What follows belongs to an exercise in optimizing a design on an open flow for small area and a short achievable clock period; a production flow would make more cautious choices.
Where RTL was checked, it was by simulation tests only, not by an equivalence proof against the original.
Some runs may be left out. An edit can pass the tests and still lose a function that they never use.
Function not checked in run 3: the RTL went through the layout flow alone.
Power is estimated from default activity; no workload was simulated.

run_1/zoom.png
Window x 338 to 388, y 338 to 388 um. Cells in gray, sequential cells in the stronger gray; small squares are vias.
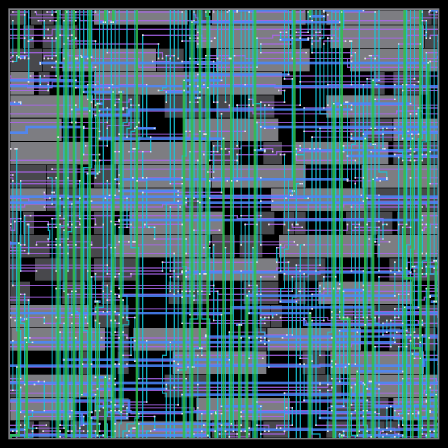
run_1/registers.png
Scale: 1 px per um. Other sequential cells in the stronger gray, the rest of the logic in the fainter gray.
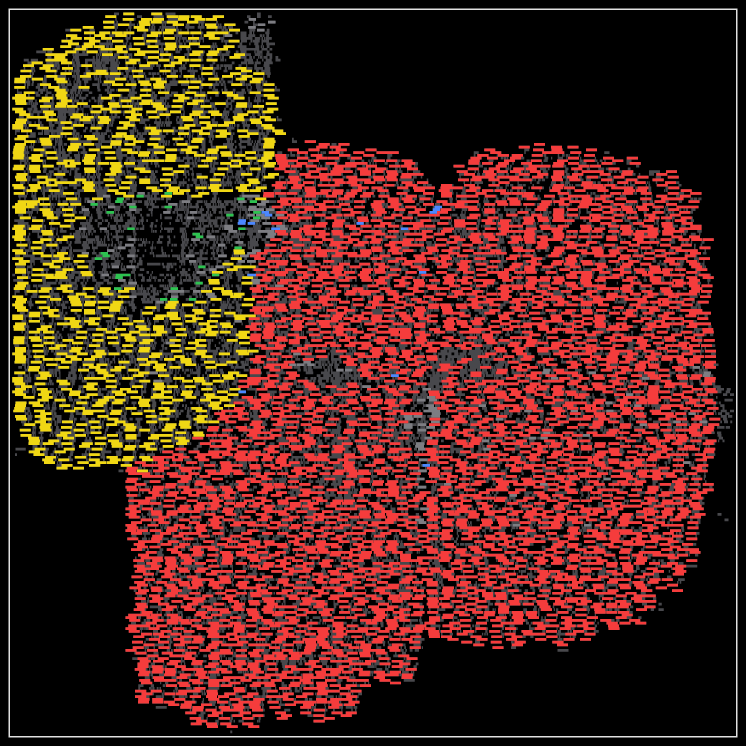
run_1/density.png
Scale: 0.5 px per um. 36 x 36 tiles, from black (low) to pale yellow (high), 0 to 100% covered.
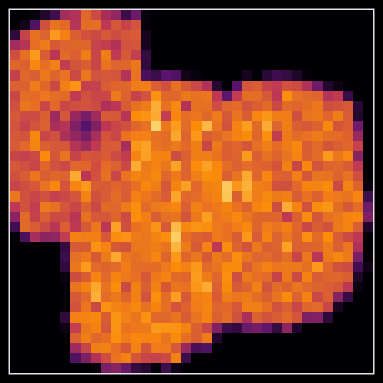
**design/flow/config.mk**
```make
export PLATFORM = sky130hd
export DESIGN_NAME = JERICALLA_EVO
export DESIGN_NICKNAME = JERICALLA_EVO
export VERILOG_FILES = /design/flow/design.v
export SDC_FILE = /design/flow/constraint.sdc
export NUM_CORES = 4
export LEC_CHECK = 0
export ABC_AREA = 1
export ABC_CLOCK_PERIOD_IN_PS = 3000
export CAP_MARGIN = 20
export CORE_MARGIN = 2
export CORE_UTILIZATION = 40
export CTS_BUF_LIST = sky130_fd_sc_hd__clkbuf_8
export SETUP_SLACK_MARGIN = 3.8
export SLEW_MARGIN = 20
```
**design/flow/constraint.sdc**
```tcl
create_clock -name core_clock -period 7.0 [get_ports {clk_jericalla}]
set_input_delay 1.4000 -clock core_clock [delete_from_list [all_inputs] [get_ports {clk_jericalla}]]
set_output_delay 1.4000 -clock core_clock [all_outputs]
set_load 0.01 [all_outputs]
```
**design/flow/design.v**
```verilog
module JERICALLA_EVO (
	input [17:0] instruccion,
	input clk_jericalla,
	input reset_jericalla,
	output zf_jericalla,
	output [31:0] dataOut_jericalla
);
wire clk = clk_jericalla;
wire rst = reset_jericalla;
wire [2:0] op  = instruccion[17:15];
wire [4:0] rd  = instruccion[14:10];
wire [4:0] rs1 = instruccion[9:5];
wire [4:0] rs2 = instruccion[4:0];
wire op_add = (op == 3'd0);
wire op_sub = (op == 3'd1);
wire op_slt = (op == 3'd2);
wire op_sw  = (op == 3'd3);
wire op_lw  = (op == 3'd4);
reg [31:0] rf [0:31];
function [31:0] rd_tree(input [4:0] s, input [1023:0] w);
	reg [31:0] l1 [0:7];
	reg [31:0] l2 [0:1];
	integer k;
	begin
		for (k = 0; k < 8; k = k + 1)
			case (s[1:0])
				2'd0: l1[k] = w[(4*k+0)*32 +: 32];
				2'd1: l1[k] = w[(4*k+1)*32 +: 32];
				2'd2: l1[k] = w[(4*k+2)*32 +: 32];
				default: l1[k] = w[(4*k+3)*32 +: 32];
			endcase
		for (k = 0; k < 2; k = k + 1)
			case (s[3:2])
				2'd0: l2[k] = l1[4*k+0];
				2'd1: l2[k] = l1[4*k+1];
				2'd2: l2[k] = l1[4*k+2];
				default: l2[k] = l1[4*k+3];
			endcase
		rd_tree = s[4] ? l2[1] : l2[0];
	end
endfunction
wire [1023:0] rf_flat;
genvar gf;
generate
	for (gf = 0; gf < 32; gf = gf + 1) begin : g_flat
		assign rf_flat[gf*32 +: 32] = rf[gf];
	end
endgenerate
wire [31:0] rd1 = rd_tree(rs1, rf_flat);
wire [31:0] rd2 = rd_tree(rs2, rf_flat);
function ge32(input [31:0] x, input [31:0] y);
	reg [31:0] g, p;
	integer s, k;
	begin
		g = x & ~y;
		p = x | ~y;
		for (s = 1; s < 32; s = s * 2)
			for (k = 31; k >= 0; k = k - 1)
				if ((k % (2 * s)) == (2 * s - 1)) begin
					g[k] = g[k] | (p[k] & g[k - s]);
					p[k] = p[k] & p[k - s];
				end
		ge32 = g[31] | p[31];
	end
endfunction
wire ge12 = ge32(rd1, rd2);
wire lt   = ~ge12;
wire [31:0] cin_z  = {rd1[30:0] | rd2[30:0], 1'b0};
wire [31:0] bit_ok = ({32{op_add}} & ~((rd1 ^ rd2) ^ cin_z)) |
                     ({32{op_sub}} & ~(rd1 ^ rd2)) |
                     ({32{op_sw}}  & ~rd2) |
                     {32{~(op_add | op_sub | op_sw)}};
wire zf_next = (&bit_ok) & ~(op_slt & lt);
reg        s2_arith, s2_sub, s2_we, s2_sw, s2_lw;
reg        s2_zf;
reg        s2_slt_res;            
reg [4:0]  s2_wa;
reg [31:0] s2_a;
reg [31:0] s2_b;                  
reg [7:0]  s2_dlo;                
reg [15:0] s2_dhi;                
always @(posedge clk) begin
	if (rst) begin
		s2_arith   <= 1'b0;
		s2_sub     <= 1'b0;
		s2_we      <= 1'b0;
		s2_sw      <= 1'b0;
		s2_lw      <= 1'b0;
		s2_zf      <= 1'b1;
		s2_slt_res <= 1'b0;
	end else begin
		s2_arith   <= op_add | op_sub;
		s2_sub     <= op_sub;
		s2_we      <= op_add | op_sub | op_slt;
		s2_sw      <= op_sw;
		s2_lw      <= op_lw;
		s2_zf      <= zf_next;
		s2_slt_res <= op_slt & lt;
	end
	s2_wa  <= rd;
	s2_a   <= rd1;
	s2_b   <= rd2 ^ {32{op_sub}};
	s2_dlo <= 8'd1 << rd1[2:0];
	s2_dhi <= 16'd1 << rd1[6:3];
end
wire [31:0] a = s2_a;
wire [31:0] b = s2_b;
assign zf_jericalla = s2_zf;
wire [31:0] arith = a + b + {31'd0, s2_sub};
wire [31:0] res   = ({32{s2_arith}} & arith) | {31'd0, s2_slt_res};
function [31:0] valor_inicial(input integer k);
	case (k)
		0: valor_inicial = 32'd222;
		1: valor_inicial = 32'd111;
		2: valor_inicial = 32'd100;
		3: valor_inicial = 32'd200;
		7: valor_inicial = 32'd20;
		8: valor_inicial = 32'd21;
		9: valor_inicial = 32'd22;
		default: valor_inicial = 32'd0;
	endcase
endfunction
wire [31:0] wd0 = res & {32{~rst}};    
wire [31:0] wd1 = res | {32{rst}};     
genvar gw, gb;
generate
	for (gw = 0; gw < 32; gw = gw + 1) begin : g_rf
		wire en = rst | (s2_we & (s2_wa == gw));
		wire [31:0] init = valor_inicial(gw);
		wire [31:0] d;
		for (gb = 0; gb < 32; gb = gb + 1) begin : g_b
			assign d[gb] = init[gb] ? wd1[gb] : wd0[gb];
		end
		always @(posedge clk)
			if (en) rf[gw] <= d;
	end
endgenerate
reg [31:0] ram [0:127];
reg        s3_w;
reg [6:0]  s3_addr;
reg [31:0] s3_data;
reg [31:0] dout_lo, dout_hi;       
reg [31:0] ram_rd_lo, ram_rd_hi;
integer j;
always @* begin
	ram_rd_lo = 32'd0;
	ram_rd_hi = 32'd0;
	for (j = 0; j < 64; j = j + 1) begin
		ram_rd_lo = ram_rd_lo | (ram[j] & {32{s2_dlo[j % 8] & s2_dhi[j / 8]}});
		ram_rd_hi = ram_rd_hi | (ram[j + 64] & {32{s2_dlo[j % 8] & s2_dhi[j / 8 + 8]}});
	end
end
wire hit = s3_w & (s3_addr == a[6:0]);
always @(posedge clk) begin
	if (rst) begin
		s3_w    <= 1'b0;
		dout_lo <= 32'd0;
		dout_hi <= 32'd0;
	end else begin
		s3_w    <= s2_sw;
		dout_lo <= {32{s2_lw}} & (hit ? s3_data : ram_rd_lo);
		dout_hi <= {32{s2_lw & ~hit}} & ram_rd_hi;
	end
	s3_addr <= a[6:0];
	s3_data <= b;
end
assign dataOut_jericalla = dout_lo | dout_hi;
wire w_now = s3_w & ~rst;
generate
	for (gw = 0; gw < 128; gw = gw + 1) begin : g_ram
		wire wen = w_now & (s3_addr == gw);
		always @(posedge clk)
			if (wen) ram[gw] <= s3_data;
	end
endgenerate
endmodule
```
**design/flow/run.sh**
```bash
#!/bin/bash
# synth_recipe.tcl (not shown) runs the flow's synth.tcl, then flattens the netlist and writes it again
# the make line also repeats each setting of config.mk as NAME=value (left out here)
make -C /OpenROAD-flow-scripts/flow DESIGN_CONFIG=/design/flow/config.mk WORK_HOME=/design/flow/orfs CLKGATE_MAP_FILE= SYNTH_SCRIPT=/design/flow/synth_recipe.tcl finish
```
==> metrics.md, run 1 <==
| Metric | Value |
|---|---|
| Status | finished clean |
| Nets | 16800 |
| Vias | 150000 |
| Die width | 726 um |
| Routing usage on met1 | 0.390 |
| First-pass GRT wire length | 1140 mm |
| Worst skew pair latency | 1.42 ns |
| Cell count after synthesis | 15400 |
| FP Rows | 265 |
| Final Max Tran Viols | 0 |
| N_taps | 6942 |
| Hold Path End | s3_data[15] |
| Drt first pass iters | 9 |
| Signal buffers | 1153 |
| Via density | 6.18 |
| Antenna Nets Post-Route | 0 |
| Clock buf count | 883 |
| Clk buf depth | 4 |
| Dpl cell area | 0.222 sq mm |
| Final critical-path required period | 3.63 ns |
| #FFs+latches synth | 5324 |
| Fraction of area in multi-input gates | 0.198 |
| PD cells | 277 mW/mm^2 |
| Multi-input gate area | 0.0487 sq mm |
| NetSw | 18.4 mW |
| Worst slack, placed | 1.19 ns |
| Design Area, Final | 0.246 sq mm |
| Commonest cells after routing, fill and taps aside | edfxtp_1 (5120), nand2_1 (3259), inv_1 (983), clkbuf_8 (885), buf_4 (791) |
| NonClk Buf Share | 0.0505 |
| FF/Latch Area | 0.158 sq mm |
| Ys Warns | 7 |
| Synthesized cell area | 0.209 sq mm |
| Logic pwr share | 0.087 |
| Post-synthesis sequential area ratio | 0.757 |
| Peak supply drop | 0.229 mV |
| Fraction of area in registers | 0.641 |
| Seq cells | 5324 |
| Clock input transition at the sequential cells of the worst setup and hold paths | 0.06 ns |
| Fin. Hold Viols | 0 |
| Number of cells on the critical path | 2 |
| WL met2 | 373 mm |
| Count leader, synth | edfxtp_1 |
| Layout area overhead | 18.2% |
| Largest family of logic cells by synthesized area | simple AND/OR/NAND/NOR gates |
| Max stage delay cell, worst path | dfxtp_4 |
| Comb power | 5.96 mW |
| Hold Buf Count CTS | 0 |
| Hold slack | 0.350 ns |
| Synth cell types | 56 |
| WL met3 | 124 mm |
| Startpoint class of the critical path | flip-flop |
| DR DRC count | 0 |
| Clock tree sinks | 5324 |
| Pin count of the biggest net entering global routing | 125 |
| CP top delay family | flip-flops |
| Die area | 0.527 sq mm |
| Layout Cells excl Fill | 24300 |
| Share of synthesized flip-flops with an asynchronous set or reset | 0 |
| Inverters | 743 |
| Max-area cell class | registers |
| R2R Path End | dout_lo[3] |
| Average size of a mapped cell | 13.5 sq um |
| Post-layout worst setup margin | 3.37 ns |
| Post-Synth Simple-Gate Area | 0.117 |
| CP arrival | 2.23 ns |
| GR peak layer | met2 |
| Max cap viols | 0 |
| Syn Nets | 15600 |
| Unrepaired setup endpoints after global routing | yes |
| Post-synthesis mux area share | 0 |
| Die Y | 726 um |
| M1 wire length | 293 mm |
| Grt ovf | 0 |
| CTS tree | done |
| Min-Delay Path Class | flip-flop to flip-flop |
| GRT Resource Usage Total | 0.312 |
| PortBufs | 52 |
| Antenna fix cells | 31 |
| Cell taking the most area after synthesis | edfxtp_1 |
| Met3 GRT Util | 0.0917 |
| Seq group | 37.5 mW |
| Post-synth top flop | edfxtp_1 |
| Vias in the first global route | 137000 |
| CTS Buf Count | 836 |
| Critical path capture point | dataOut_jericalla[22] |
| Slew @ Worst Pin | 1.26 ns |
| PostCTS Resize Cnt | 767 |
| R2R Path Start | s2_dlo[6] |
| Initial antenna violation count | 57 |
| XOR/XNOR Fraction of Synth Area | 0.00210 |
| Crit end category | primary output |
| Crit path cell chain | or2_4 -> buf_6 |
| Top-Level Pins | 53 |
| Number of synthesized flops with an enable pin | 5120 |
| Slew HR | 0.162 |
| Clk pwr | 24.9 mW |
| Clk_skew | 0.150 ns |
| DR WL/cell | 35.7 um |
| CP Max Fanout | 1 |
| Clk network pwr share | 0.365 |
| Placed Cells | 22200 |
| Postcts setup bufs | 283 |
| Synth top cells by count | edfxtp_1 (5120), nand2_1 (3345), nor2_1 (948) |
| Buffers plus inverters on the worst setup path | 1 |
| Total power | 68.4 mW |
| Top Metal Used | met5 |
| Worst hold stages | 0 |
| Endpoints failing setup | 0 |
| Fillers | 45100 |
| Synth Area in Compound Gates | 0.0873 |
| Final worst path period share | 0.518 |
| Comb_multi_in | 8563 |
| GPL Wtd Cong | 0.970 |
| Layout cell share with drive strength beyond 1 | 0.167 |
| CTS root buffer | clkbuf_8 |
| Worst path required time | 5.60 ns |
| WS Path Type | flip-flop to primary output |
| Largest cells by area after synthesis | edfxtp_1 (74%), nand2_1 (6.0%), a22o_1 (3.2%) |
| Hpwl dp | 484 mm |
| Top achievable clock speed | 276 MHz |
| Max reg flops | 4096 |
| Leakage Power | 86.1 nW |
| Met2 Use GR | 0.465 |
| Top Consumer | sequential cells |
| Top cell type's share of synthesized area | 0.737 |
| Commonest non-fill, non-tap cell in the layout | edfxtp_1 |
| Sequential power share | 0.548 |
| Post-Synth Adder-Cell Area | 0.00769 |
| CP Launch Point | dout_lo[22] |
| H-tree depth | 6 |
| Hold_sp | s2_b[15] |
| Setup_tns | 0 ns |
| DRT Wirelength | 866 mm |
| R2R Setup Slk | 3.50 ns |
| Cell Int Power | 50.0 mW |
| Switching Fraction | 0.269 |
| Path depth of the worst reg2reg path | 8 |
| ClkCell Share | 0.0627 |
| 1st-iter DRT viols | 27500 |
| Worst path max stage delay | 0.43 ns |
Notes on zoom.png above:
color	layer
green	met4
blue	met3
purple	met1
cyan	met2
netlist names of flops here include	ram (37)
sequential cells in the window	40
cells with their middle in the window	134
most frequent	edfxtp_1 (37), nand2_1 (16), inv_1 (14)

Notes on registers.png above:
color	netlist name	flops
yellow	rf	1024
blue	s2_dhi	16
green	s2_b	32
red	ram	4096

Notes on density.png above:
tiles over 75% full	6.6%
mean over tiles	45%
fullest tile	91%
Core Region: 0.520 sq mm
Final Core Density: 0.474
initial core utilization: 0.401

run_1/final_routing.png
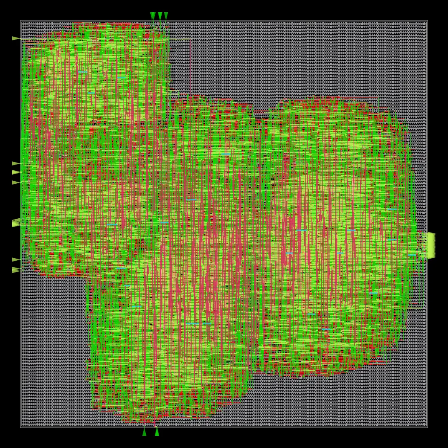

--- run 2 (diff from run 1) ---
--- a/design/flow/config.mk
+++ b/design/flow/config.mk
@@ -10,6 +10,7 @@
 export CAP_MARGIN = 20
 export CORE_MARGIN = 2
-export CORE_UTILIZATION = 40
+export CORE_UTILIZATION = 50
 export CTS_BUF_LIST = sky130_fd_sc_hd__clkbuf_8
+export PLACE_DENSITY = 0.62
 export SETUP_SLACK_MARGIN = 3.8
 export SLEW_MARGIN = 20
run_2/final_routing.png
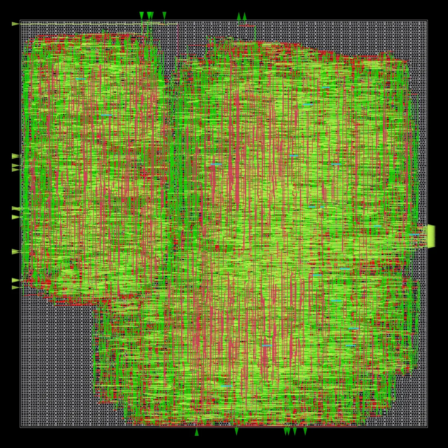
WL met2: 352 mm
Top Metal Used: met5
WL met3: 137 mm
DRT Wirelength: 835 mm
DR WL/cell: 36.7 um

run_2/cell_classes.png
Scale: 1 px per um. Fill, decap, tap and diode cells in gray.
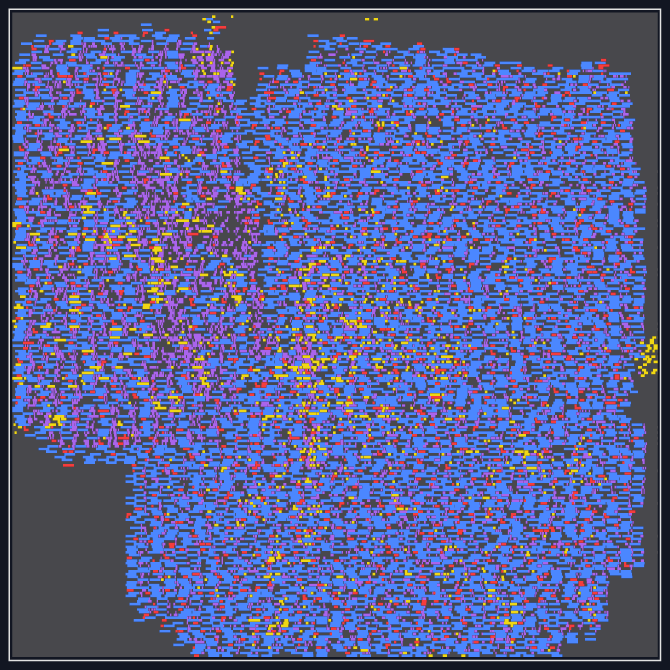
color	class	cells
purple	all other logic	9307
blue	flip-flops	5324
yellow	other buffers and delay cells	1099
red	clock drivers and dummy loads	1512
Design Area, Final: 0.243 sq mm
Core Region: 0.416 sq mm
FP Rows: 237

==> run 2 against run 1 <==
Compared with the run above:
- still clean on timing, DRC and antenna
- clock power about the same
- count of clock-buffer cells in the layout is 9 higher
- area after synthesis unchanged
- synthesized cell count unchanged
- global-route usage increased by 6.8 points
- combinational power shrank 3%
- sequential share of layout area rose by 0.86 points
- core utilization up 11 points
- routed wire length decreased by 3.6%
- worst setup slack improved by 0.075 ns
- sequential cell count did not move
==> metrics.md, run 2 <==
| Metric | Value |
|---|---|
| CP Max Fanout | 1 (unchanged) |
| Post-Synth Simple-Gate Area | 0.117 (unchanged) |
| PortBufs | 52 (unchanged) |
| Commonest cells after routing, fill and taps aside | edfxtp_1 (5120), nand2_1 (3270), inv_1 (939), clkbuf_8 (894), buf_4 (798) |
| Worst path max stage delay | 0.36 ns (-0.07 ns) |
| Crit end category | primary output |
| Max stage delay cell, worst path | dfxtp_2 |
| Post-synthesis mux area share | 0 (unchanged) |
| Slew HR | 0.106 (-0.0558) |
| Dpl cell area | 0.220 sq mm (-0.89%) |
| Seq cells | 5324 (unchanged) |
| Die Y | 650 um (-10%) |
| R2R Setup Slk | 3.51 ns (about the same) |
| ClkCell Share | 0.0629 (+0.000279) |
| Total power | 68.0 mW (-0.61%) |
| Fin. Hold Viols | 0 (unchanged) |
| R2R Path Start | s2_dlo[7] |
| Final worst path period share | 0.508 (-0.0108) |
| Seq group | 37.5 mW (about the same) |
| Cell count after synthesis | 15400 (unchanged) |
| Die width | 650 um (-10%) |
| NonClk Buf Share | 0.0470 (-0.00347) |
| Final Core Density | 0.584 (+0.111) |
| Number of synthesized flops with an enable pin | 5120 (unchanged) |
| Postcts setup bufs | 252 (-11%) |
| Antenna Nets Post-Route | 0 (unchanged) |
| Worst path required time | 5.60 ns (about the same) |
| Vias in the first global route | 136000 (-1.0%) |
| M1 wire length | 286 mm (-2.2%) |
| CP arrival | 2.15 ns (-0.08 ns) |
| Fraction of area in multi-input gates | 0.199 (+0.00141) |
| Fraction of area in registers | 0.650 (+0.00861) |
| N_taps | 5497 (-21%) |
| Final critical-path required period | 3.55 ns (-0.0754 ns) |
| Clk pwr | 24.7 mW (about the same) |
| CP Launch Point | dout_lo[31] |
| Layout Cells excl Fill | 22800 (-6.3%) |
| Max-area cell class | registers |
| PD cells | 280 mW/mm^2 (+0.75%) |
| Synth cell types | 56 (unchanged) |
| Hold Path End | s3_data[6] |
| Peak supply drop | 0.182 mV (-20%) |
| Initial core utilization | 0.501 (+0.100) |
| FF/Latch Area | 0.158 sq mm (about the same) |
| Via density | 6.57 (+6.3%) |
| Signal buffers | 1099 (-4.7%) |
| Max cap viols | 0 (unchanged) |
| Sequential power share | 0.551 (+0.003) |
| Placed Cells | 20800 (-6.5%) |
| Share of synthesized flip-flops with an asynchronous set or reset | 0 (unchanged) |
| CP top delay family | flip-flops |
| Critical path capture point | dataOut_jericalla[31] |
| Top-Level Pins | 53 (unchanged) |
| Met3 GRT Util | 0.118 (+0.0267) |
| CTS tree | done |
| Average size of a mapped cell | 13.5 sq um (unchanged) |
| Endpoints failing setup | 0 (unchanged) |
| GRT Resource Usage Total | 0.380 (+0.0683) |
| Number of cells on the critical path | 2 (unchanged) |
| Antenna fix cells | 30 (-3.2%) |
| Post-synthesis sequential area ratio | 0.757 (unchanged) |
| GR peak layer | met2 |
| PostCTS Resize Cnt | 628 (-18%) |
| Clk network pwr share | 0.363 (-0.002) |
| Nets | 16700 (-0.35%) |
| Comb power | 5.81 mW (-3%) |
| Status | finished clean |
| Multi-input gate area | 0.0484 sq mm (-0.64%) |
| H-tree depth | 6 (unchanged) |
| Inverters | 742 (-0.13%) |
| NetSw | 18.0 mW (-2.3%) |
| Post-Synth Adder-Cell Area | 0.00769 (unchanged) |
| Switching Fraction | 0.265 (-0.00457) |
| Routing usage on met1 | 0.511 (+0.121) |
| GPL Wtd Cong | 0.948 (-2.2%) |
| Hold_sp | s2_b[6] |
| R2R Path End | dout_lo[22] |
run_2/registers.png
Scale: 1 px per um. Other sequential cells in the stronger gray, the rest of the logic in the fainter gray.
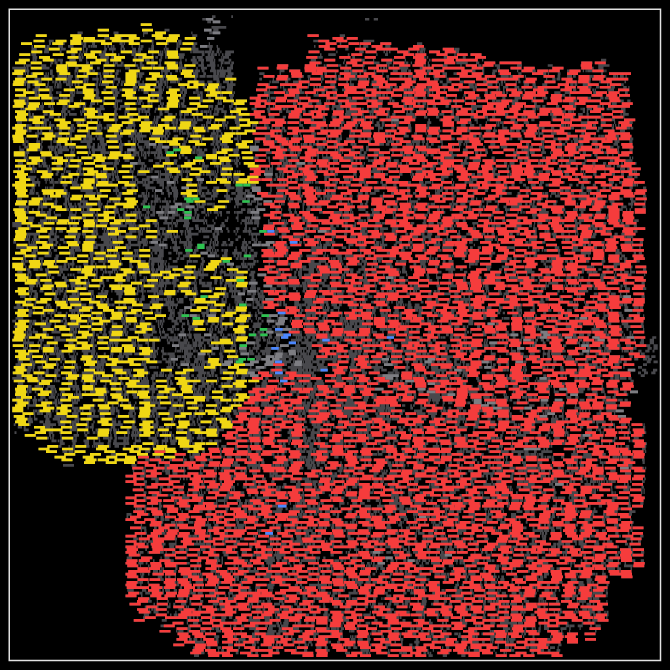
color	netlist name	flops
red	ram	4096
yellow	rf	1024
blue	s2_dhi	16
green	s2_b	32
not colored	156

run_2/zoom.png
Window x 300 to 350, y 300 to 350 um. Cells in gray, sequential cells in the stronger gray; small squares are vias.
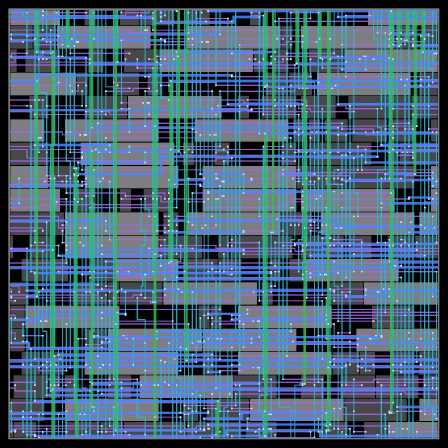

run_2/density.png
Scale: 0.5 px per um. 32 x 32 tiles, from black (low) to pale yellow (high), 0 to 100% covered.
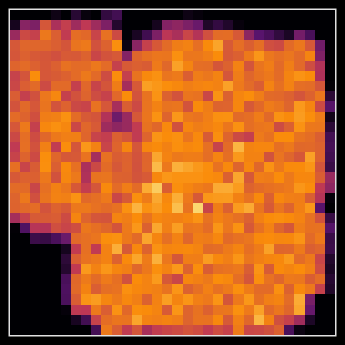

==> run 3: a larger rewrite; changed files in full <==
==> design/flow/design.v <==
module UNIDAD_CONTROL (
	input [2:0] op_code,
	output reg wEnable_BR,
	output reg SEL_dmx,
	output reg [3:0] OP_alu,
	output reg W_ram,
	output reg R_ram
);
always @* begin
	case (op_code)
		3'b000:
			begin
			wEnable_BR=1'b1;
			SEL_dmx=1'b0;
			OP_alu=4'b0010;
			W_ram=1'b0;
			R_ram=1'b0;
			end
		3'b001:
			begin
			wEnable_BR=1'b1;
			SEL_dmx=1'b0;
			OP_alu=4'b0110;
			W_ram=1'b0;
			R_ram=1'b0;
			end
		3'b010:
			begin
			wEnable_BR=1'b1;
			SEL_dmx=1'b0;
			OP_alu=4'b0111;
			W_ram=1'b0;
			R_ram=1'b0;
			end
		3'b011:
			begin
			wEnable_BR=1'b0;
			SEL_dmx=1'b1;
			OP_alu=4'b0010;
			W_ram=1'b1;
			R_ram=1'b0;
			end
		3'b100:
			begin
			wEnable_BR=1'b0;
			SEL_dmx=1'b1;
			OP_alu=4'b1111;
			W_ram=1'b0;
			R_ram=1'b1;
			end
		default:
			begin
			wEnable_BR=1'b0;
			SEL_dmx=1'b1;
			OP_alu=4'b1111;
			W_ram=1'b0;
			R_ram=1'b0;
			end
	endcase
end
endmodule
module BancoRegistros(
	input clk,
	input reset,
	input [4:0] RA1_BANCO,
	input [4:0] RA2_BANCO,
	input [4:0] WA_BANCO,
	input [31:0] DW_BANCO,
	input WE_BANCO,
	output reg [31:0] DR1_BANCO,
	output reg [31:0] DR2_BANCO
);
reg [31:0] MEM_BANCO [0:31];
function [31:0] valor_inicial(input integer i);
	case (i)
		0: valor_inicial = 32'd222;
		1: valor_inicial = 32'd111;
		2: valor_inicial = 32'd100;
		3: valor_inicial = 32'd200;
		7: valor_inicial = 32'd20;
		8: valor_inicial = 32'd21;
		9: valor_inicial = 32'd22;
		default: valor_inicial = 32'd0;
	endcase
endfunction
always @* begin
	if (WE_BANCO && WA_BANCO == RA1_BANCO)
		DR1_BANCO = DW_BANCO;
	else
		DR1_BANCO = MEM_BANCO[RA1_BANCO];
	if (WE_BANCO && WA_BANCO == RA2_BANCO)
		DR2_BANCO = DW_BANCO;
	else
		DR2_BANCO = MEM_BANCO[RA2_BANCO];
end
integer k;
always @(posedge clk) begin
	if (reset) begin
		for (k = 0; k < 32; k = k + 1)
			MEM_BANCO[k] <= valor_inicial(k);
	end
	else if (WE_BANCO) begin
		MEM_BANCO[WA_BANCO] <= DW_BANCO;
	end
end
endmodule
module BUFFER_1(
	input dataIn_wE_BR,
	input [3:0]dataIn_OP_alu,
	input dataIn_SEL_dmx,
	input dataIn_W_ram,
	input dataIn_R_ram,
	input [31:0]dataIn_DR1,
	input [31:0]dataIn_DR2,
	input [4:0] waIn_BR,
	input clk,
	input reset,
	output reg dataOut_wE_BR,
	output reg [3:0]dataOut_OP_alu,
	output reg dataOut_SEL_dmx,
	output reg dataOut_W_ram,
	output reg dataOut_R_ram,
	output reg [31:0]dataOut_DR1,
	output reg [31:0]dataOut_DR2,
	output reg [4:0] waOut_BR
);
always @(posedge clk) begin
	if (reset) begin
		dataOut_wE_BR <= 1'b0;
		dataOut_OP_alu <= 4'b1111;
		dataOut_SEL_dmx <= 1'b1;
		dataOut_W_ram <= 1'b0;
		dataOut_R_ram <= 1'b0;
	end
	else begin
		dataOut_wE_BR <= dataIn_wE_BR;
		dataOut_OP_alu <= dataIn_OP_alu;
		dataOut_SEL_dmx <= dataIn_SEL_dmx;
		dataOut_W_ram <= dataIn_W_ram;
		dataOut_R_ram <= dataIn_R_ram;
	end
	dataOut_DR1 <= dataIn_DR1;
	dataOut_DR2 <= dataIn_DR2;
	waOut_BR <= waIn_BR;
end
endmodule
module Demultiplexor(
	input [31:0] DR1_DEMUX,
	input OP_DEMUX,
	output reg [31:0] DR1_ALU_DEMUX,
	output reg [31:0] DR1_MEM_DEMUX
);
always @* begin
	DR1_ALU_DEMUX = 32'd0;
	DR1_MEM_DEMUX = 32'd0;
	case (OP_DEMUX)
		1'b1: DR1_MEM_DEMUX = DR1_DEMUX;
		1'b0: DR1_ALU_DEMUX = DR1_DEMUX;
	endcase
end
endmodule
module ALU(
	input [31:0] DR1_ALU,
	input [31:0] DR2_ALU,
	input [3:0] OP_ALU,
	output reg ZF_ALU,
	output reg [31:0] DW_ALU
);
always @*
	begin
	case (OP_ALU)
	4'b0000: DW_ALU = DR1_ALU & DR2_ALU;
	4'b0001: DW_ALU = DR1_ALU | DR2_ALU;
	4'b0010: DW_ALU = DR1_ALU + DR2_ALU;
	4'b0110: DW_ALU = DR1_ALU - DR2_ALU;
	4'b0111: DW_ALU = (DR1_ALU < DR2_ALU)? 32'd1 : 32'd0;
	4'b1100: DW_ALU = ~(DR1_ALU | DR2_ALU);
	default: DW_ALU = 32'd0;
	endcase
	ZF_ALU = (DW_ALU == 1'b0)? 1'b1 : 1'b0;
end
endmodule
module BUFFER_2 (
	input dataIn_wE_BR,
	input dataIn_W_ram,
	input dataIn_R_ram,
	input [31:0]dataIn_DW_alu,
	input [31:0]dataIn_DR1,
	input [31:0]dataIn_DR2,
	input [4:0] waIn_BR,
	input clk,
	input reset,
	output reg dataOut_wE_BR,
	output reg dataOut_W_ram,
	output reg dataOut_R_ram,
	output reg [31:0]dataOut_DW_alu,
	output reg [31:0]dataOut_DR1,
	output reg [31:0]dataOut_DR2,
	output reg [4:0] waOut_BR
);
always @(posedge clk) begin
	if (reset) begin
		dataOut_wE_BR <= 1'b0;
		dataOut_W_ram <= 1'b0;
		dataOut_R_ram <= 1'b0;
	end
	else begin
		dataOut_wE_BR <= dataIn_wE_BR;
		dataOut_W_ram <= dataIn_W_ram;
		dataOut_R_ram <= dataIn_R_ram;
	end
	dataOut_DW_alu <= dataIn_DW_alu;
	dataOut_DR1 <= dataIn_DR1;
	dataOut_DR2 <= dataIn_DR2;
	waOut_BR <= waIn_BR;
end
endmodule
module RAM(
	input clk,
	input reset,
	input [31:0] address,
	input [31:0] datoIn,
	input W,
	input R,
	output reg [31:0] datoOut
);
reg [31:0] mem_ram [0:127]; 
always @(posedge clk) begin
	if (W && !R && !reset)
		mem_ram[address[6:0]] <= datoIn;
end
always @* begin
	if (R && !W)
		datoOut = mem_ram[address[6:0]];
	else
		datoOut = 32'd0;
end
endmodule
module JERICALLA_EVO (
	input [17:0] instruccion,
	input clk_jericalla,
	input reset_jericalla,
	output zf_jericalla,
	output [31:0]dataOut_jericalla
);
wire uc_bff1_BR; 
wire bff1_bff2_BR;
wire bff2_br_BR; 
wire uc__bff1_DMX; 
wire bff1_dmx_DMX;
wire [3:0]uc_bff1_ALU; 
wire [3:0]bff1_alu_ALU;
wire uc_bff1_Wram; 
wire bff1_bff2_Wram;
wire bff2_wram_Wram;
wire uc_bff1_Rram; 
wire bff1_bff2_Rram;
wire bff2_rram_Rram;
wire [31:0]dr1_bff1; 
wire [31:0]dr2_bff1; 
wire [31:0]bff1_dmx;
wire [31:0]bff1_aluin2_bff2;
wire [31:0]alu_bff2_DWBR;
wire [31:0]bff2_dwbr_DWBR;
wire [31:0]dmx_alu;
wire [31:0]dmx_bff2_RAM;
wire [31:0]bff2_ram_RAM;
wire [31:0]bff2_dataINram;
wire [4:0]bff1_bff2_WA;
wire [4:0]bff2_wa_WA;
UNIDAD_CONTROL uc_jericalla(
	.op_code(instruccion[17:15]),
	.wEnable_BR(uc_bff1_BR),
	.SEL_dmx(uc__bff1_DMX),
	.OP_alu(uc_bff1_ALU),
	.W_ram(uc_bff1_Wram),
	.R_ram(uc_bff1_Rram)
);
BancoRegistros br_jericalla(
	.clk(clk_jericalla),
	.reset(reset_jericalla),
	.RA1_BANCO(instruccion[9:5]),
	.RA2_BANCO(instruccion[4:0]),
	.WA_BANCO(bff2_wa_WA),
	.DW_BANCO(bff2_dwbr_DWBR),
	.WE_BANCO(bff2_br_BR),
	.DR1_BANCO(dr1_bff1),
	.DR2_BANCO(dr2_bff1)
);
BUFFER_1 buffer1_jericalla(
	.dataIn_wE_BR(uc_bff1_BR),
	.dataIn_OP_alu(uc_bff1_ALU),
	.dataIn_SEL_dmx(uc__bff1_DMX),
	.dataIn_W_ram(uc_bff1_Wram),
	.dataIn_R_ram(uc_bff1_Rram),
	.dataIn_DR1(dr1_bff1),
	.dataIn_DR2(dr2_bff1),
	.waIn_BR(instruccion[14:10]),
	.clk(clk_jericalla),
	.reset(reset_jericalla),
	.dataOut_wE_BR(bff1_bff2_BR),
	.dataOut_OP_alu(bff1_alu_ALU),
	.dataOut_SEL_dmx(bff1_dmx_DMX),
	.dataOut_W_ram(bff1_bff2_Wram),
	.dataOut_R_ram(bff1_bff2_Rram),
	.dataOut_DR1(bff1_dmx),
	.dataOut_DR2(bff1_aluin2_bff2),
	.waOut_BR(bff1_bff2_WA)
);
Demultiplexor dmx_jericalla(
	.DR1_DEMUX(bff1_dmx),
	.OP_DEMUX(bff1_dmx_DMX),
	.DR1_ALU_DEMUX(dmx_alu),
	.DR1_MEM_DEMUX(dmx_bff2_RAM)
);
ALU alu_jericalla(
	.DR1_ALU(dmx_alu),
	.DR2_ALU(bff1_aluin2_bff2),
	.OP_ALU(bff1_alu_ALU),
	.ZF_ALU(zf_jericalla),
	.DW_ALU(alu_bff2_DWBR)
);
BUFFER_2 buffer2_jericalla(
	.dataIn_wE_BR(bff1_bff2_BR),
	.dataIn_W_ram(bff1_bff2_Wram),
	.dataIn_R_ram(bff1_bff2_Rram),
	.dataIn_DW_alu(alu_bff2_DWBR),
	.dataIn_DR1(dmx_bff2_RAM),
	.dataIn_DR2(bff1_aluin2_bff2),
	.waIn_BR(bff1_bff2_WA),
	.clk(clk_jericalla),
	.reset(reset_jericalla),
	.dataOut_wE_BR(bff2_br_BR),
	.dataOut_W_ram(bff2_wram_Wram),
	.dataOut_R_ram(bff2_rram_Rram),
	.dataOut_DW_alu(bff2_dwbr_DWBR),
	.dataOut_DR1(bff2_ram_RAM),
	.dataOut_DR2(bff2_dataINram),
	.waOut_BR(bff2_wa_WA)
);
RAM ram_jericalla(
	.clk(clk_jericalla),
	.reset(reset_jericalla),
	.address(bff2_ram_RAM),
	.datoIn(bff2_dataINram),
	.W(bff2_wram_Wram),
	.R(bff2_rram_Rram),
	.datoOut(dataOut_jericalla)
);
endmodule
==> design/flow/config.mk <==
export PLATFORM = sky130hd
export DESIGN_NAME = JERICALLA_EVO
export DESIGN_NICKNAME = JERICALLA_EVO
export VERILOG_FILES = /design/flow/design.v
export SDC_FILE = /design/flow/constraint.sdc
export NUM_CORES = 4
export LEC_CHECK = 0
export ABC_CLOCK_PERIOD_IN_PS = 5000
export CAP_MARGIN = 20
export CORE_MARGIN = 2
export CORE_UTILIZATION = 40
export SETUP_SLACK_MARGIN = 0.3
export SLEW_MARGIN = 20
run_3/density.png
Scale: 0.5 px per um. 36 x 36 tiles, from black (low) to pale yellow (high), 0 to 100% covered.
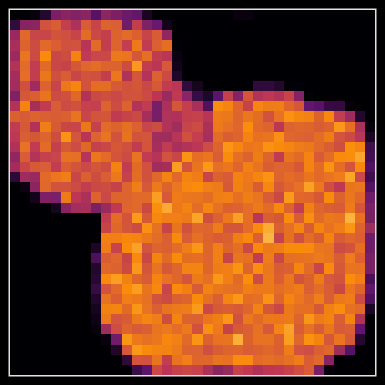
initial core utilization: 0.402
Core Region: 0.525 sq mm
Final Core Density: 0.464

run_3/zoom.png
Window x 340 to 390, y 340 to 390 um. Cells in gray, sequential cells in the stronger gray; small squares are vias.
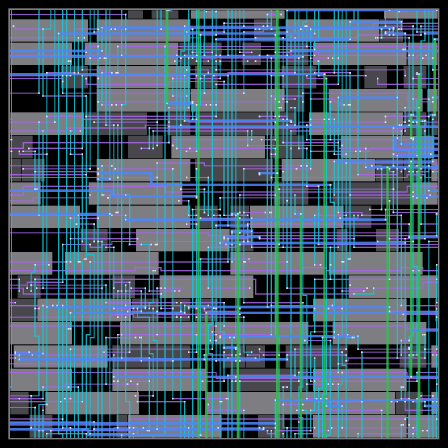
color	layer
cyan	met2
blue	met3
purple	met1
green	met4
sequential cells in the window	41
cells with their middle in the window	90
most frequent	edfxtp_1 (41), a22oi_1 (13), buf_4 (8)
netlist names of flops here include	ram_jericalla.mem_ram (41)

run_3/cell_classes.png
Scale: 1 px per um. Fill, decap, tap and diode cells in gray.
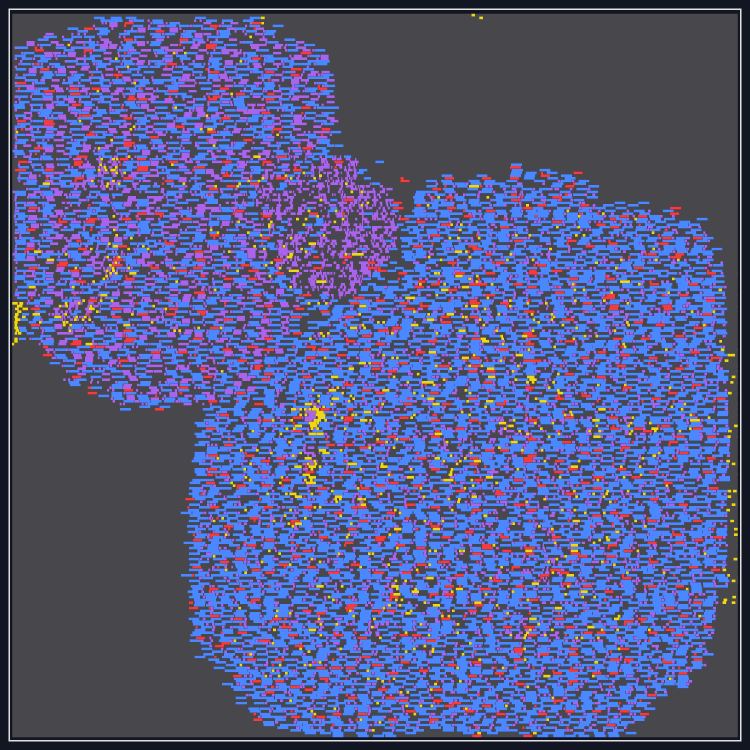
color	class	cells
red	clock drivers and dummy loads	1001
purple	all other logic	5858
yellow	other buffers and delay cells	838
blue	flip-flops	5275
Design Area, Final: 0.243 sq mm
fraction of area in registers: 0.645
FP Rows: 266

run_3/final_routing.png
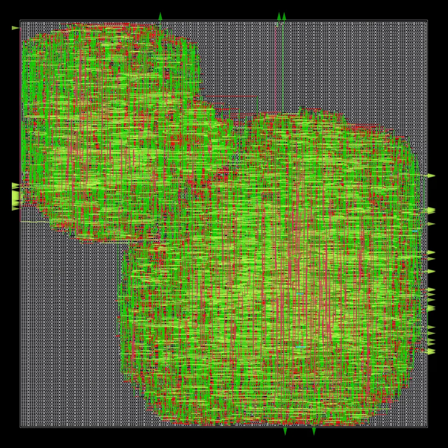
DR WL/cell: 35.6 um
DRT Wirelength: 711 mm
vias: 126000

==> run 3 against run 2 <==
Compared with the run above:
- still clean
- worst setup slack lost 3.2 ns
- total power grew 8.5%
- sequential share of layout area fell by 0.52 points
- synthesized cell count decreased by 21%
- area after synthesis grew 1.1%
- final area rose by 0.14%
- largest cell class unchanged
- largest power group unchanged
- highest routed layer unchanged
==> metrics.md, run 3 <==
| Metric | Value |
|---|---|
| Total power | 73.7 mW (+8.5%) |
| R2R Path End | ram_jericalla.mem_ram[68][9] |
| R2R Setup Slk | 2.82 ns (-0.69 ns) |
| Layout cell share with drive strength beyond 1 | 0.202 |
| NonClk Buf Share | 0.0325 (-0.0145) |
| Synthesized cell area | 0.211 sq mm |
| Clk pwr | 28.7 mW (+16%) |
| Worst hold stages | 0 |
| Die width | 730 um (+12%) |
| Synth top cells by count | edfxtp_1 (5120), a22oi_1 (1275), and2_1 (1012) |
| Critical path capture point | dataOut_jericalla[16] |
| Post-Synth Simple-Gate Area | 0.0553 (-0.0615) |
| Post-Synth Adder-Cell Area | 0.00237 (-0.00532) |
| Max cap viols | 0 (unchanged) |
| Largest cells by area after synthesis | edfxtp_1 (73%), mux4_2 (6.8%), a22oi_1 (4.5%) |
| Crit path cell chain | and3b_4 -> buf_4 -> buf_4 -> a22o_1 -> a221oi_1 -> a31oi_1 -> a21oi_1 -> o211ai_1 -> nor4_1 -> nor2_1 -> clkdlybuf4s50_1 |
| Hold Buf Count CTS | 0 |
| Top cell by count, worst path | buf_4 |
| DR DRC count | 0 |
| H-tree depth | 6 (unchanged) |
| Via density | 6.33 (-3.6%) |
| PortBufs | 52 (unchanged) |
| Worst path max stage delay | 1.04 ns (+0.68 ns) |
| Switching Fraction | 0.262 (-0.00284) |
| Hpwl dp | 424 mm |
| 1st-iter DRT viols | 20000 |
| Max stage delay cell, worst path | a21oi_1 |
| Commonest non-fill, non-tap cell in the layout | edfxtp_1 |
| Placed Cells | 18900 (-9.0%) |
| Grt ovf | 0 |
| Top-Level Pins | 53 (unchanged) |
| Final Max Tran Viols | 0 |
| #FFs+latches synth | 5275 |
| Post-synth top flop | edfxtp_1 |
| CTS Buf Count | 559 |
| Top achievable clock speed | 148 MHz |
| CP Launch Point | buffer2_jericalla.dataOut_DR1[1] |
| Signal buffers | 838 (-24%) |
| Post-layout worst setup margin | 0.253 ns |
| ClkCell Share | 0.0717 (+0.00880) |
| Synth cell types | 96 (+71%) |
| M1 wire length | 277 mm (-3.3%) |
| Die area | 0.533 sq mm |
| Cell count after synthesis | 12100 (-21%) |
| Slew @ Worst Pin | 1.36 ns |
| Largest family of logic cells by synthesized area | compound AO/OA/AOI/OAI gates |
| Max-area cell class | registers |
| Dpl cell area | 0.225 sq mm (+2.3%) |
| Endpoints failing setup | 0 (unchanged) |
| Fin. Hold Viols | 0 (unchanged) |
| Clk_skew | 0.130 ns |
| Met3 GRT Util | 0.0556 (-0.0629) |
| Setup_tns | 0 ns |
| Share of synthesized flip-flops with an asynchronous set or reset | 0 (unchanged) |
| GR peak layer | met2 |
| Post-synthesis sequential area ratio | 0.744 (-0.0128) |
| Top Consumer | sequential cells |
| Path depth of the worst reg2reg path | 7 |
| Leakage Power | 77.2 nW |
| Comb power | 8.29 mW (+43%) |
| Antenna Nets Post-Route | 0 (unchanged) |
| Max reg flops | 4096 |
| Clock tree sinks | 5275 |
| Layout Cells excl Fill | 20000 (-12%) |
| CTS root buffer | clkbuf_16 |
| Hold slack | 0.331 ns |
| XOR/XNOR Fraction of Synth Area | 0.00211 |
| Commonest cells after routing, fill and taps aside | edfxtp_1 (5120), a22oi_1 (1272), and2_1 (1012), buf_4 (669), mux4_2 (640) |
| Hold Path End | buffer2_jericalla.waOut_BR[4] |
| NetSw | 19.3 mW (+7.3%) |
| Drt first pass iters | 6 |
| Hold_sp | buffer1_jericalla.waOut_BR[4] |
| Final critical-path required period | 6.75 ns (+3.19 ns) |
| Cell taking the most area after synthesis | edfxtp_1 |
| Comb_multi_in | 5805 |
| WS Path Type | flip-flop to primary output |
| First-pass GRT wire length | 979 mm |
| Buffers plus inverters on the worst setup path | 3 |
| Pin count of the biggest net entering global routing | 89 |
| Met2 Use GR | 0.395 |
| Crit end category | primary output |
| FF/Latch Area | 0.157 sq mm (-0.66%) |
| CP Max Fanout | 20 (+19) |
| Fraction of area in multi-input gates | 0.214 (+0.0150) |
| R2R Path Start | buffer2_jericalla.dataOut_DR1[2] |
| Post-synthesis mux area share | 0.0718 (+0.0718) |
| Number of cells on the critical path | 11 (+9) |
| Top Metal Used | met5 |
| Die Y | 730 um (+12%) |
| Nets | 12600 (-25%) |
| Logic pwr share | 0.112 |
| Worst path required time | 5.60 ns (about the same) |
| WL met2 | 322 mm (-8.4%) |
| Status | finished clean |
| Number of synthesized flops with an enable pin | 5120 (unchanged) |
| Worst slack, placed | 0.289 ns |
| Final worst path period share | 0.964 (+0.456) |
| Inverters | 53 (-93%) |
| Ys Warns | 7 |
| CTS tree | done |
| Unrepaired setup endpoints after global routing | yes |
| Count leader, synth | edfxtp_1 |
| Peak supply drop | 0.292 mV (+60%) |
| PostCTS Resize Cnt | 127 (-80%) |
| Clock input transition at the sequential cells of the worst setup and hold paths | 0.06 ns |
| Syn Nets | 12200 |
| Min-Delay Path Class | flip-flop to flip-flop |
| Sequential power share | 0.498 (-0.053) |
| Vias in the first global route | 120000 (-12%) |
| Seq group | 36.7 mW (-2%) |
| Clock buf count | 714 |
| Initial antenna violation count | 41 |
| CP arrival | 5.35 ns (+3.20 ns) |
| Postcts setup bufs | 25 (-90%) |
| N_taps | 6968 (+27%) |
| Startpoint class of the critical path | flip-flop |
| CP top delay family | compound AO/OA/AOI/OAI gates |
| Average size of a mapped cell | 17.4 sq um (+29%) |
| Routing usage on met1 | 0.366 (-0.144) |
| Clk network pwr share | 0.390 (+0.027) |
| GPL Wtd Cong | 0.900 (-5.1%) |
| Worst skew pair latency | 1.12 ns |
| Multi-input gate area | 0.0521 sq mm (+7.7%) |
| WL met3 | 79.7 mm (-42%) |
| Slew HR | 0.0931 (-0.0134) |
| GRT Resource Usage Total | 0.260 (-0.120) |
| Top cell type's share of synthesized area | 0.729 |
| Antenna fix cells | 27 (-10%) |
| Seq cells | 5275 (-0.92%) |
| Synth Area in Compound Gates | 0.106 |
| PD cells | 303 mW/mm^2 (+8.3%) |

## static timing again, ports no longer ideal
No port has a modelled driver above. Below, the same layouts with a new extraction and two added sets of constraints.
Step 1 (the two cells are an assumption about what drives the block):
set clk [get_ports {clk_jericalla}]
set_driving_cell -lib_cell sky130_fd_sc_hd__clkbuf_16 $clk
set_driving_cell -lib_cell sky130_fd_sc_hd__buf_2 [delete_from_list [all_inputs] $clk]
Step 2 moves the port delays by t, midway between the first and last clock arrival at a register: inputs arrive t later, outputs are due t later. That takes back most of the time a late clock gives input paths.
a / b / c = ideal / step 1 / step 2; a / b = the first two.
| run | shift t [ns] | setup WS [ns] | hold WS [ns] | worst setup path after step 2 |
|---|---|---|---|---|
| run 1 | 1.482 | 3.372 / 3.241 / 2.043 | 0.350 / 0.350 / 0.350 | input to register |
| run 2 | 1.447 | 3.447 / 3.322 / 2.038 | 0.341 / 0.341 / 0.341 | input to register |
| run 3 | 1.179 | 0.253 / 0.131 / 1.310 | 0.331 / 0.331 / 0.331 | register to output |
After both steps setup and hold are still met in every run listed. The setup slack of run 2, which loses most, moves by -0.125 ns with the drivers and by -1.409 ns with both steps.
